This design comes from an exercise in tuning for small area on the open sky130 flow, not from production work.
Function was checked by simulation only, so behaviour that the tests miss may differ from the original.

### Close-up of the layout

Window x 186 to 226, y 186 to 226 um. Cells in gray, sequential cells in the stronger gray; small squares are vias.
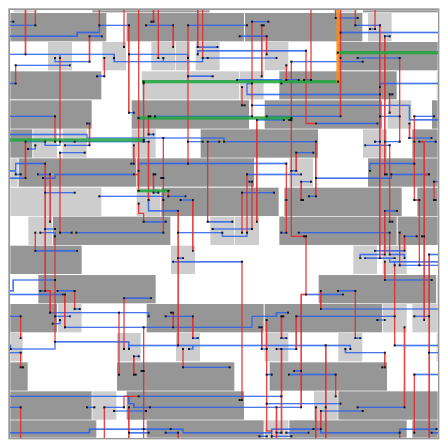
### The worst timing path

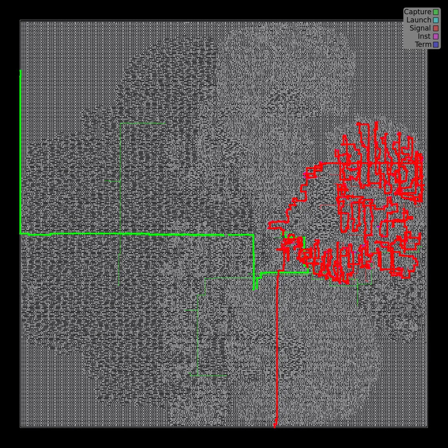
### Signal wires by layer

Scale bar: 200 um. Two of the layers only.
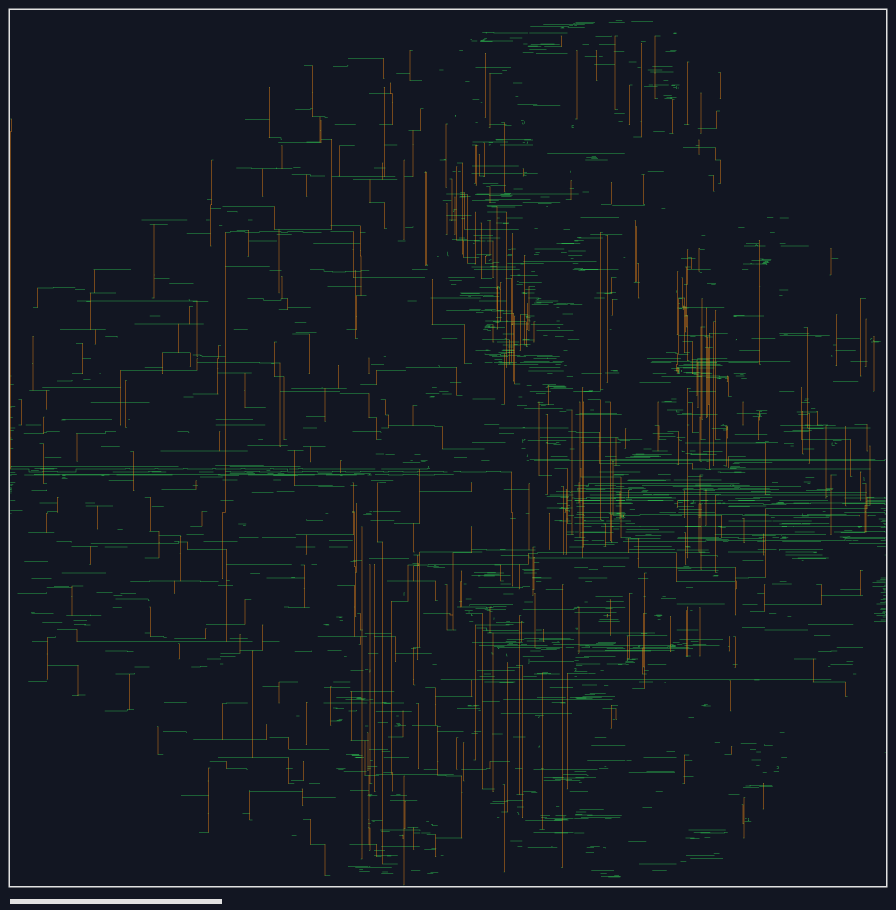
### Placement by cell class

Fill, decap, tap and diode cells in gray.
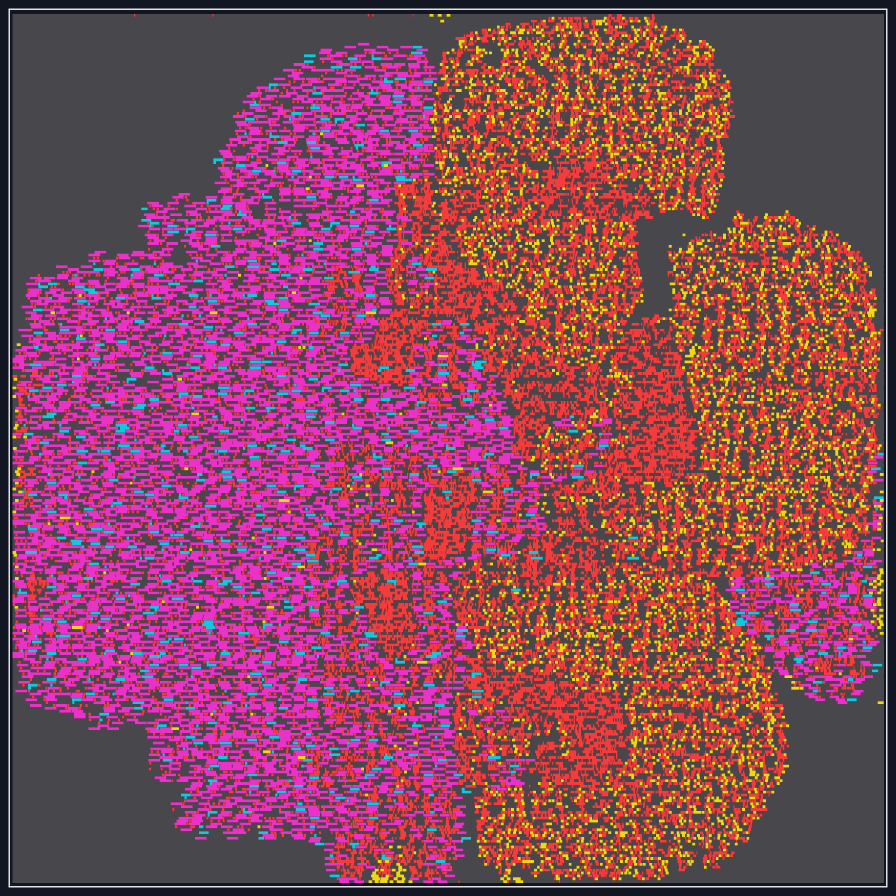
### Routed clock nets over the placement

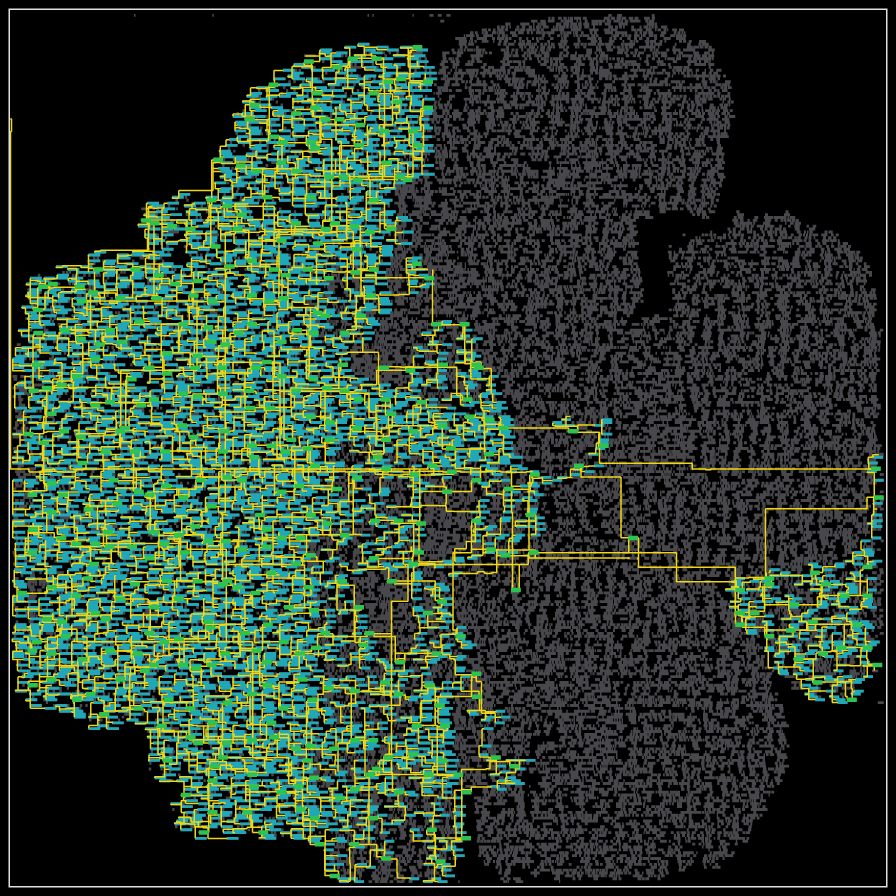
<file path="flow/design.v">
module DW_div_32bit_inst #() (a, b, quotient, remainder, divide_by_0);
parameter integer a_width  = 32;   
parameter integer b_width  = 32;   
parameter integer tc_mode  = 0;
parameter integer rem_mode = 1;
input  [a_width-1 : 0] a;
input  [b_width-1 : 0] b;
output [a_width-1 : 0] quotient;
output [b_width-1 : 0] remainder;
output 		 divide_by_0;
assign quotient    = (b == 0) ? {a_width{1'b1}} : a / b;
assign remainder   = (b == 0) ? a : a % b;
assign divide_by_0 = (b == 0);
endmodule
module mean_unit #(
	parameter DATA_WIDTH = 8         
)(
	input  logic                   clk,
	input  logic                   ce,        
	input  logic                   rst_n,
	input logic  [31:0]            total_samples, 
	input  logic [DATA_WIDTH-1:0]  data_in,    
	input  logic                   start_data_in,
	input  logic                   en,
	output logic [2*DATA_WIDTH-1:0]  mean_out,  
	output logic                   ready          
);
	logic [31:0] count;
	logic [31:0] sum;
	logic [31:0] quotient;  
	logic [31:0] remainder;
	logic divide_by_0;
	DW_div_32bit_inst divider (	
		.a          (sum),
		.b          (total_samples),
		.quotient   (quotient   ),
		.remainder  (remainder  ),
		.divide_by_0(divide_by_0)
	);
	always_ff @(posedge clk or negedge rst_n) begin
		if (!rst_n) begin
			sum <= 0;
			count <= 0;
			mean_out <= {2*DATA_WIDTH{1'd0}};
			ready <=1'd0;
		end else if (!ce) begin
		end else if (start_data_in) begin
			count <= 0;
			sum <= 0;
			ready <= 1'd0;
		end else if (count < total_samples && !start_data_in && !ready)  begin
			if (en) begin
					sum <= sum + data_in;
					count <= count + 1;		
			end
		end else if (count == total_samples) begin
			sum <= 0;
			count <= 0;
			ready <= 1'd1;
			mean_out <= quotient;
		end
	end
endmodule
module shift_register #(
	parameter DATA_WIDTH = 8,         
	parameter DEPTH = 64             
)(
	input  logic                   clk,       
	input  logic                   ce,        
	input  logic                   clr,       
	input  logic [DATA_WIDTH-1:0]  serial_in,  
	input  logic                   shift_en,   
	output logic [DATA_WIDTH-1:0]  serial_out  
);
	logic [DATA_WIDTH-1:0] shift_reg [0:DEPTH-1];
	int i;
	always_ff @(posedge clk) begin
		if (ce) begin
			if (clr) begin
				for (int i = 0; i < DEPTH; i++) begin
					shift_reg[i] <= '0;
				end
			end else if (shift_en) begin
				for (i = DEPTH-1; i > 0; i--) begin
					shift_reg[i] <= shift_reg[i-1];
				end
				shift_reg[0] <= serial_in;  
			end
		end
	end
	assign serial_out = shift_reg[DEPTH-1];
endmodule
module variance_unit #(
	parameter DATA_WIDTH = 8,          
	parameter TOTAL_SAMPLES = 64      
)(
	input  logic                   clk,
	input  logic                   ce,        
	input  logic                   rst_n,
	input  logic [DATA_WIDTH-1:0]  data_in,    
	input  logic                   start_data_in,
	input  logic [DATA_WIDTH-1:0]  mean_in,    
	output logic [2*DATA_WIDTH-1:0]  variance_out,  
	output logic                   ready          
);
	logic [31:0] variance_sum;  
	logic [DATA_WIDTH-1:0] count;                        
	logic signed [DATA_WIDTH:0] diff;  
	logic [2 * DATA_WIDTH:0] diff_square;
	logic data_started;
	always_ff @(posedge clk or negedge rst_n) begin
		if (!rst_n) begin
			diff <= 0;
			diff_square <= 0;
		end else if (!ce) begin
		end else if (count < TOTAL_SAMPLES  && !ready && (start_data_in || data_started) ) begin 
			diff <= data_in - mean_in;  
			diff_square <= diff * diff;  
		end else if (start_data_in) begin
			diff_square <= 0;
		end
	end
	always_ff @(posedge clk or negedge rst_n) begin
		if (!rst_n) begin
			variance_sum <= 0;
			count <= 0;
			ready <= 0;
			variance_out <= 0;
			data_started <=0;
		end else if (ce) begin
			if (start_data_in) begin
				ready <= 0;
				count <= 0;
				variance_sum <= 0;
				data_started <=1;
			end 
			if (data_started && !ready) begin
				variance_sum <= variance_sum + diff_square;
				count <= count + 1;
			end 
			if (count == TOTAL_SAMPLES + 1) begin
				variance_sum <= 0;
				count <= 0;
				ready <= 1;
				variance_out <= variance_sum >> $clog2(TOTAL_SAMPLES);
				data_started <= 0;
			end 
			if(ready) begin
				ready <= 0;
			end
		end
	end
endmodule
module wiener_block_stats_FSM #(
	parameter DATA_WIDTH = 8,          
	parameter TOTAL_SAMPLES = 64      
)(
	input logic                   clk,
	input  logic                   ce,        
	input logic                   rst_n,
	input logic                   start_of_frame, 
	input logic                   mean_ready, 
	input logic                   variance_ready,
	input logic [31:0]            blocks_per_frame,
	output logic                   shift_en_1,
	output logic                   shift_en_2,
	output logic                   shift_en_mean,
	output logic                   shift_reg_rst_n,
	output logic                   variance_start_of_data
);
logic [31:0] count;
logic [31:0] block_count;
logic updated_block_count;
logic [1:0] mean_ready_counter;
logic variance_ready_flag;  
typedef enum logic [2:0] {
	IDLE = 3'd0,
	READ_BLOCK = 3'd1,
	WAIT_FOR_MEAN = 3'd2,
	EMPTY_BUFFER = 3'd3
 } state_t;
state_t state, next_state;
always_ff @(posedge clk or negedge rst_n) begin
	if (!rst_n) begin
		state <= IDLE;
	end else if (ce) begin
		state <= next_state;
	end
end
always_comb begin
	shift_en_1  = 0;
	shift_en_2  = 0;
	shift_reg_rst_n = 1;
	case (state) 
		IDLE: begin
			if (start_of_frame) begin
				next_state = READ_BLOCK;
				shift_reg_rst_n = 1;
				shift_en_1 = 1;
				shift_en_2 = 1;
			end else begin
				next_state = IDLE;
				shift_reg_rst_n = 0;
			end
		end
		READ_BLOCK: begin
			if (count == TOTAL_SAMPLES) begin
				next_state = WAIT_FOR_MEAN;
			end else begin
				shift_en_1 = 1;  
				shift_en_2 = 1;
				next_state = READ_BLOCK;
			end
		end
		WAIT_FOR_MEAN: begin
			if (block_count == blocks_per_frame + 1) begin  
				next_state = EMPTY_BUFFER;
			end else if (mean_ready_counter == 2) begin
				next_state = READ_BLOCK;
			end else begin
				next_state = WAIT_FOR_MEAN;
			end
		end
		EMPTY_BUFFER: begin
			if (count == TOTAL_SAMPLES+2) begin
				next_state = IDLE;
			end else begin
				shift_en_1 = 0;
				if (variance_ready_flag) begin  
					shift_en_2 = 1;
				end
				next_state = EMPTY_BUFFER;
			end
		end
		default: begin
			next_state = IDLE;
		end
	endcase
end
always_comb begin
	if (mean_ready && mean_ready_counter == 1) begin   
		shift_en_mean = 1;
	end else begin
		shift_en_mean = 0;
	end
end
always_ff @(posedge clk or negedge rst_n) begin
	if (!rst_n) begin
		variance_start_of_data <= 0;
		count<= 0;
		block_count <= 0;
		updated_block_count <= 0;
		mean_ready_counter <= 0;
		variance_ready_flag <=0;  
	end else if (ce) begin
		if (state == IDLE) begin
			count <= 0;
			block_count <= 0;
			updated_block_count <= 0;
			mean_ready_counter <= 0;
		end else if (state == READ_BLOCK) begin
			updated_block_count <= 0;
			mean_ready_counter <= 0;
			if (count == TOTAL_SAMPLES) begin
				count <= 0;
			end else begin
				count <= count + 1;
			end
		end else if (state == WAIT_FOR_MEAN) begin
			if (!updated_block_count) begin
				block_count <= block_count + 1;
				updated_block_count <= 1;
				count <= 0;
				variance_ready_flag <=0;  
			end
			if (mean_ready) begin
				mean_ready_counter <= mean_ready_counter + 2'd1;
				variance_start_of_data <= 0;
			end
			if (mean_ready_counter == 2) begin
				variance_start_of_data <= 1;
				mean_ready_counter <= 0;
			end	
		end else if (state == EMPTY_BUFFER) begin
			if (variance_ready) begin
				variance_ready_flag <= 1; 
			end
			if (count == TOTAL_SAMPLES+2) begin
				count <= 0;
			end else begin
				count <= count + 1;
			end
		end
	end
end
endmodule
module wiener_block_stats #(
	parameter DATA_WIDTH = 8,          
	parameter TOTAL_SAMPLES = 8      
)(
	input  logic                   clk,
	input  logic                   ce,
	input  logic                   rst_n,
	input  logic                   start_of_frame, end_of_frame, 
	input  logic [DATA_WIDTH-1:0]  data_in,    
	input  logic                   start_data,
	input logic [31:0]            blocks_per_frame,
	output logic [2*DATA_WIDTH-1:0]  block_variance, 
	output logic [2*DATA_WIDTH-1:0]  mean_out, 
	output logic                   variance_ready,    
	output logic [DATA_WIDTH-1:0]   data_out  
);
logic shift_en_1, shift_en_2, shift_en_mean, shift_reg_rst_n, variance_start_of_data;
logic mean_ready;  
logic [2*DATA_WIDTH-1:0]  block_mean;
logic [DATA_WIDTH-1:0] serial_lvl_1;  
wiener_block_stats_FSM #(
	.DATA_WIDTH(DATA_WIDTH),
	.TOTAL_SAMPLES(TOTAL_SAMPLES)  
) wiener_block_stats_FSM_inst (
	.clk(clk),
	.ce(ce),
	.rst_n(rst_n),
	.start_of_frame(start_of_frame),
	.mean_ready(mean_ready),
	.variance_ready(variance_ready),
	.blocks_per_frame(blocks_per_frame),
	.shift_en_1(shift_en_1),
	.shift_en_2(shift_en_2),
	.shift_reg_rst_n(shift_reg_rst_n),
	.variance_start_of_data(variance_start_of_data),
	.shift_en_mean(shift_en_mean)
);
mean_unit #(
	.DATA_WIDTH(DATA_WIDTH)
) mean_unit_inst (
	.clk(clk),
	.ce(ce),
	.rst_n(rst_n),
	.total_samples(TOTAL_SAMPLES),  
	.data_in(data_in),
	.start_data_in(start_data),
	.en(1'b1),                         
	.mean_out(block_mean),
	.ready(mean_ready)
);
shift_register#(
	.DATA_WIDTH(DATA_WIDTH),
	.DEPTH(TOTAL_SAMPLES)
) shift_register_data_in_1 (  
	.clk(clk),
	.ce(ce),
	.clr(!shift_reg_rst_n),
	.serial_in(data_in),
	.shift_en(shift_en_1),
	.serial_out(serial_lvl_1)  
);
shift_register#(
	.DATA_WIDTH(DATA_WIDTH),
	.DEPTH(TOTAL_SAMPLES)
) shift_register_data_in_2 (
	.clk(clk),
	.ce(ce),
	.clr(!shift_reg_rst_n),
	.serial_in(serial_lvl_1),  
	.shift_en(shift_en_2),
	.serial_out(data_out)
);
shift_register#(
	.DATA_WIDTH(DATA_WIDTH*2),
	.DEPTH(2)
) shift_register_mean (
	.clk(clk),
	.ce(ce),
	.clr(!(shift_reg_rst_n | start_of_frame)),
	.serial_in(block_mean),
	.shift_en(shift_en_mean),
	.serial_out(mean_out)
);
variance_unit #(
	.DATA_WIDTH(DATA_WIDTH),
	.TOTAL_SAMPLES(TOTAL_SAMPLES)
) variance_unit_inst (
	.clk(clk),
	.ce(ce),
	.rst_n(rst_n),
	.data_in(serial_lvl_1),
	.start_data_in(variance_start_of_data),
	.mean_in(block_mean[DATA_WIDTH-1:0]),
	.variance_out(block_variance),
	.ready(variance_ready)
);
endmodule
module wiener_calc #(
	parameter DATA_WIDTH = 8,         
	parameter TOTAL_SAMPLES = 64     
)(
	input logic                   clk,
	input  logic                   ce,        
	input logic                   rst_n,
	input logic                   stats_ready,
	input logic [2*DATA_WIDTH-1:0] mean_of_block,  
	input logic [2*DATA_WIDTH-1:0] variance_of_block,
	input logic [2*DATA_WIDTH-1:0] noise_variance,
	input logic [DATA_WIDTH-1:0]  data_in,	       
	output logic  [DATA_WIDTH-1:0] data_out,
	output logic [31:0]            data_count_out  
);
logic [31:0]            data_count ;
logic [4*DATA_WIDTH-1 : 0] a;
logic [4*DATA_WIDTH-1 : 0] b;
logic [4*DATA_WIDTH-1 : 0] quotient;  
logic [4*DATA_WIDTH-1 : 0] remainder;
logic divide_by_0;
DW_div_32bit_inst divider (.*);
assign a = (variance_of_block >= noise_variance) ? 32'(variance_of_block - noise_variance) << 2*DATA_WIDTH : 32'(noise_variance - variance_of_block) << 2*DATA_WIDTH;  
assign b = (variance_of_block == 0) ? 32'b1 : 32'(variance_of_block);
logic signed [31:0] data_out_unclipped;
logic quotient_sign;
logic data_mean_diff_sign;
logic [DATA_WIDTH-1:0] abs_data_mean_diff;
assign quotient_sign = (variance_of_block >= noise_variance) ? 1'b1 : 1'b0;  
assign data_mean_diff_sign = ({{DATA_WIDTH{1'd0}},data_in} >= mean_of_block) ? 1'b1 : 1'b0;
assign abs_data_mean_diff = (data_mean_diff_sign) ? data_in - mean_of_block[DATA_WIDTH-1:0] : mean_of_block[DATA_WIDTH-1:0] -data_in;
typedef enum logic [2:0] {
	IDLE = 3'd0,
	CALCULATE = 3'd1
 } state_t;
state_t state, next_state;
always_ff @(posedge clk or negedge rst_n) begin
	if (!rst_n) begin
		state <= IDLE;
	end else if (ce) begin
		state <= next_state;
	end
end
always_comb begin
	case (state) 
		IDLE: begin
			if (stats_ready) begin
				next_state = CALCULATE;
			end else begin
				next_state = IDLE;
			end
		end
		CALCULATE: begin
			if (data_count > TOTAL_SAMPLES + 1) begin   
				next_state = IDLE;
			end else begin
				next_state = CALCULATE;
			end
		end
		default: begin
			next_state = IDLE;
		end
	endcase
end
always_ff @(posedge clk or negedge rst_n) begin
	if (!rst_n) begin
		data_count<= 0;
		data_count_out <=0;
		data_out <= 0;
		data_out_unclipped <= 0;
	end else if (ce) begin
		if (state == IDLE && next_state != CALCULATE) begin
			data_count <= 0;
		end else if (state == CALCULATE ) begin   
			if (data_count > TOTAL_SAMPLES + 1) begin  
				data_count <= 0;
			end else begin
				data_count <= data_count + 1;
				data_count_out <= data_count;  
				if (quotient_sign == data_mean_diff_sign) begin
					data_out_unclipped <= mean_of_block + ((quotient * abs_data_mean_diff) >> 16);
				end else begin
					data_out_unclipped <= mean_of_block - ((quotient * abs_data_mean_diff) >> 16);
				end
			end
		end
		if (data_out_unclipped < 0) begin
			data_out <= 0; 
		end	else if (data_out_unclipped > 255) begin
				data_out <= 255; 
		end else begin
			data_out <= data_out_unclipped[DATA_WIDTH-1:0];
		end
	end
end
endmodule
module wiener_1_channel #(
	parameter DATA_WIDTH = 8,          
	parameter TOTAL_SAMPLES = 8      
)(
	input  logic                   clk,
	input  logic                   rst_n,
	input  logic 				   wiener_block_stats_en,  
	input  logic 				   wiener_calc_en,	 
	input  logic                   start_of_frame, end_of_frame, 
	input  logic [DATA_WIDTH-1:0]  data_in,    
	input  logic                   start_data,
	input logic [31:0]            blocks_per_frame,
	input logic [2*DATA_WIDTH-1:0]  noise_variance,
	output logic [DATA_WIDTH-1:0]   data_out,
	output logic [31:0]   data_count
);
logic [2*DATA_WIDTH-1:0]  block_variance;
logic [2*DATA_WIDTH-1:0]  mean_out;
logic                     variance_ready;    
logic [DATA_WIDTH-1:0]    serial_data_wire;    
wiener_block_stats #(
	.DATA_WIDTH(DATA_WIDTH),
	.TOTAL_SAMPLES(TOTAL_SAMPLES)  
) wiener_block_stats_inst (
	.clk(clk),
	.ce(wiener_block_stats_en),
	.rst_n(rst_n),
	.start_of_frame(start_of_frame),
	.end_of_frame(end_of_frame),
	.data_in(data_in),
	.start_data(start_data),
	.blocks_per_frame(blocks_per_frame),
	.block_variance(block_variance),
	.mean_out(mean_out),
	.variance_ready(variance_ready),
	.data_out(serial_data_wire)
);
wiener_calc #( 
	.DATA_WIDTH(DATA_WIDTH), 
	.TOTAL_SAMPLES(TOTAL_SAMPLES)  
  ) wiener_calc_inst ( 
	.clk(clk),
	.ce(wiener_calc_en),
	.rst_n(rst_n), 
	.stats_ready(variance_ready), 
	.mean_of_block(mean_out), 
	.variance_of_block(block_variance), 
	.noise_variance(noise_variance), 
	.data_in(serial_data_wire), 
	.data_out(data_out), 
	.data_count_out(data_count) 
  ); 
endmodule
module wiener_3_channels #(
	parameter DATA_WIDTH = 32,          
	parameter DATA_WIDTH_1_CH = 8,
	parameter TOTAL_SAMPLES = 64      
)(
	input  logic                   clk,
	input  logic                   rst_n,
	input  logic 				   wiener_block_stats_en,  
	input  logic 				   wiener_calc_en,	 
	input  logic                   start_of_frame, end_of_frame, 
	input  logic [DATA_WIDTH-1:0]  data_in,    
	input  logic                   start_data,  
	input logic [31:0]            blocks_per_frame,
	input logic [2*DATA_WIDTH_1_CH-1:0]  noise_variance,
	output logic [DATA_WIDTH-1:0]   data_out,
	output logic [31:0]   data_count  
);
logic [DATA_WIDTH_1_CH-1:0] data_in_r;
logic [DATA_WIDTH_1_CH-1:0] data_in_g;
logic [DATA_WIDTH_1_CH-1:0] data_in_b;
logic [DATA_WIDTH_1_CH-1:0] data_out_r;
logic [DATA_WIDTH_1_CH-1:0] data_out_g;
logic [DATA_WIDTH_1_CH-1:0] data_out_b;
logic [31:0] data_count_r;
logic [31:0] data_count_g;
logic [31:0] data_count_b;
wiener_1_channel #( 
  .DATA_WIDTH(DATA_WIDTH_1_CH), 
  .TOTAL_SAMPLES(TOTAL_SAMPLES) 
) red_ch ( 
  .clk(clk), 
  .rst_n(rst_n), 
  .wiener_block_stats_en(wiener_block_stats_en),
  .wiener_calc_en(wiener_calc_en),
  .start_of_frame(start_of_frame),
  .end_of_frame(end_of_frame),
  .noise_variance(noise_variance), 
  .data_in(data_in_r), 
  .start_data(start_data),
  .blocks_per_frame(blocks_per_frame), 
  .data_out(data_out_r), 
  .data_count(data_count_r)
); 
wiener_1_channel #( 
  .DATA_WIDTH(DATA_WIDTH_1_CH), 
  .TOTAL_SAMPLES(TOTAL_SAMPLES) 
) blue_ch ( 
  .clk(clk), 
  .rst_n(rst_n), 
  .wiener_block_stats_en(wiener_block_stats_en),
  .wiener_calc_en(wiener_calc_en),
  .start_of_frame(start_of_frame),
  .end_of_frame(end_of_frame),
  .noise_variance(noise_variance), 
  .data_in(data_in_g), 
  .start_data(start_data),
  .blocks_per_frame(blocks_per_frame), 
  .data_out(data_out_g), 
  .data_count(data_count_g)
); 
wiener_1_channel #( 
  .DATA_WIDTH(DATA_WIDTH_1_CH), 
  .TOTAL_SAMPLES(TOTAL_SAMPLES) 
) green_ch ( 
  .clk(clk), 
  .rst_n(rst_n), 
  .wiener_block_stats_en(wiener_block_stats_en),
  .wiener_calc_en(wiener_calc_en),
  .start_of_frame(start_of_frame),
  .end_of_frame(end_of_frame),
  .noise_variance(noise_variance), 
  .data_in(data_in_b), 
  .start_data(start_data),
  .blocks_per_frame(blocks_per_frame), 
  .data_out(data_out_b), 
  .data_count(data_count_b)
); 
assign	data_in_r = data_in[7:0];
assign	data_in_g = data_in[15:8];
assign	data_in_b = data_in[23:16];
assign	data_out[7:0]=data_out_r;
assign	data_out[15:8]=data_out_g;
assign	data_out[23:16]=data_out_b;
assign	data_out[31:24]=0;
always_comb begin
	if (data_count_r == data_count_g && data_count_r == data_count_b) begin
		data_count = data_count_r;
	end else begin
		data_count = -1;
	end
end
endmodule
</file>
<file path="flow/run.sh">
#!/bin/bash
# synth_recipe.tcl (not shown) runs the flow's synth.tcl, then flattens the netlist and writes it again
# the make line also repeats each setting of config.mk as NAME=value (left out here)
make -C /OpenROAD-flow-scripts/flow DESIGN_CONFIG=/design/flow/config.mk WORK_HOME=/design/flow/orfs CLKGATE_MAP_FILE= SYNTH_SCRIPT=/design/flow/synth_recipe.tcl finish
</file>
<file path="flow/constraint.sdc">
create_clock -name core_clock -period 120.0 [get_ports {clk}]
set_input_delay 24.0000 -clock core_clock [delete_from_list [all_inputs] [get_ports {clk}]]
set_output_delay 24.0000 -clock core_clock [all_outputs]
set_load 0.01 [all_outputs]
</file>
<file path="flow/config.mk">
export PLATFORM = sky130hd
export DESIGN_NAME = wiener_3_channels
export DESIGN_NICKNAME = wiener_3_channels
export VERILOG_FILES = /design/flow/design.v
export SDC_FILE = /design/flow/constraint.sdc
export NUM_CORES = 4
export LEC_CHECK = 0
export CAP_MARGIN = 20
export CORE_MARGIN = 2
export CORE_UTILIZATION = 40
export SLEW_MARGIN = 20
</file>
==> results_dict.tcl <==
set metrics [dict create \
    finalCritPeriodShare_pct 94.8 \
    reg2reg_setup_slack_ns 28.85 \
    path_class "in2reg" \
    p_total_mw 2590 \
    worst_hold_slack_ns 0.411 \
    place_congestion 0.896 \
    powerClk_mw 1.31 \
    hold_viol_final 0 \
    die_area_mm2 0.681 \
    critical_path_required_ns 120.85 \
    ys_ff_latch 4086 \
    core-area_mm2 0.672 \
    place_inst 39000 \
    via_count 206000 \
    clk_pin_slew_ns 0.06 \
    status "complete, no violations" \
    crit_end "green_ch.wiener_calc_inst.data_out_unclipped[15]" \
    drv_slew 0 \
    seq_area_frac_synth_pct 43.8 \
    combPwrFrac_pct 99.9 \
    path_depth 528 \
    cts_sinks 4086 \
    fin_util_pct 48.9 \
    syn_avg_cell_area_um2 10.2 \
    postSynthCellCount 26600 \
    rows 301 \
    comb_cell_power_mw 2590 \
    first_global_vias 201000 \
    cts.hold.buffers_added 0 \
    fmax_mhz 8.79 \
    die_w_um 825 \
    cp.arrival_ns 114.61 \
    grtUsageTotal_pct 19.3 \
    yosysWarnings 9 \
]
-- 'Close-up of the layout' (at the start) --
[metal 1] blue
[metal 2] red
[metal 4] orange
[metal 3] green
sequential cells in the window: 30
cells with their middle in the window: 65
most frequent: and2_1 (30), edfxtp_1 (30)
netlist names of flops here include: red_ch.wiener_block_stats_inst.shift_register_data_in_1.shift_reg (18), red_ch.wiener_block_stats_inst.shift_register_data_in_2.shift_reg (12)

-- 'The worst timing path' (at the start) --
Layout Cells excl Fill: 39800
Setup TNS Final: 0 ns
Final WS setup: 6.24 ns
min cycle time layout: 113.76 ns

-- 'Signal wires by layer' (at the start) --
[metal 4] orange | wire length: 17800 um
[metal 3] green | wire length: 30.0 mm

-- 'Placement by cell class' (at the start) --
[clock drivers and dummy loads] cyan | cells: 782 | share of their area: 4.4%
[combinational and other logic] red | cells: 21471 | share of their area: 47%
[sequential cells] magenta | cells: 4086 | share of their area: 37%
[remaining buffers and delay cells] yellow | cells: 4520 | share of their area: 11%

-- 'Routed clock nets over the placement' (at the start) --
[clock wires] yellow | length: 51.0 mm
[clock drivers] green | count: 417
[flip-flops] cyan | count: 4086
routed clock nets: 418

[repair_timing]
item	CTS	global route
resized for setup	0	526
setup endpoints to repair	0	54
setup buffers	0	52
[worst min path at each step]
| stage | startpoint | to |
|---|---|---|
| 2_1_floorplan | flip-flop | flip-flop |
| 3_3_place_gp | blue_ch.wiener_calc_inst.data_out_unclipped[10] | blue_ch.wiener_calc_inst.data_out_unclipped[10] |
[power by group through the flow]
stage | Sequential [mW] | Combinational [mW] | Clock [mW]
floorplan | 2.46 | 1580 | 0
global placement | 2.25 | 2470 | 0
[synth_stat cells, drive strengths merged (269+ instances only)]
cell    number  area, um^2
a21o       675        5070
a21oi     1481        7430
and2      3505       21900
clkbuf     894        3360
dfrtp      918       23000
edfxtp    3168       95100
fa         660       13200
ha        1711       21400
inv       1462        5490
mux2       357        4020
nand2     1754        6590
nand2b     396        2480
nand3      514        2600
nand4      269        1700
nor2      2081        7820
nor3       475        2450
o21a       348        2610
o21ai     1309        6570
xnor2      899        7880
xor2       567        4970
[logic make-up after synthesis]
logic type	share of synthesized area [%]
AND/OR/NAND/NOR	19.9
AO/OA/AOI/OAI	13.1
flip-flops	43.8
buffers and inverters	3.50
adder cells (fa/ha/maj)	12.8
XOR/XNOR	4.77
multiplexers	2.06
other	0.00139
[through the flow]
stage | setup WS [ns] | instance area [um^2]
2_1_floorplan | -0.0550 | 270000
3_3_place_gp | 0.770 | 312000
3_5_place_dp | -0.0474 | 312000
4_1_cts | 0.534 | 326000
5_1_grt | -0.392 | 328000
6_report | 6.24 | 328000
[per-layer routing]
metal	part of all wire [%]	GRT usage [%]	vias to the layer above	wire length [um]
li1	-	-	102000	-
met1	48	28.3	99600	327000
met2	44	30.5	3658	300000
met3	4.5	2.08	885	30000
met4	2.6	4.79	2	17800
met5	0.0012	0	-	8
[area by class of cell]
| class | instances | area (um^2) |
|---|---|---|
| clock inverters | 227 | 2550 |
| repair buffers | 4520 | 34800 |
| flip-flops and latches | 4086 | 118000 |
| fillers | 61600 | 344000 |
| diodes | 22 | 55.1 |
| well taps | 8938 | 11200 |
| clock buffers | 555 | 11400 |
| multi-input cells | 20000 | 145000 |
| inverters | 1463 | 5500 |

## separate check: timing with driven ports
How much do the figures lean on ideal ports? The routed layout below was timed once more, with nothing changed but the port constraints.
Step 1 (the two cells are an assumption about what drives the block):
set clk [get_ports {clk}]
set_driving_cell -lib_cell sky130_fd_sc_hd__clkbuf_16 $clk
set_driving_cell -lib_cell sky130_fd_sc_hd__buf_2 [delete_from_list [all_inputs] $clk]
Step 2 times the ports against the registers' clock, not the clock port: input delays grow and output delays shrink by t, the midpoint of the rising clock arrivals with the driver on.
Three values: no drivers, after step 1, after step 2; two values: the first two.
t (ns): 1.106
setup WS [ns]: 6.239 / 6.228 / 5.122
hold WS [ns]: 0.411 / 0.411 / 0.411
worst slew at a driven data input, ns: 0.33
After both steps this run still meets setup and hold. The setup slack of this run moves by -0.011 ns with the drivers and by -1.117 ns with both steps.
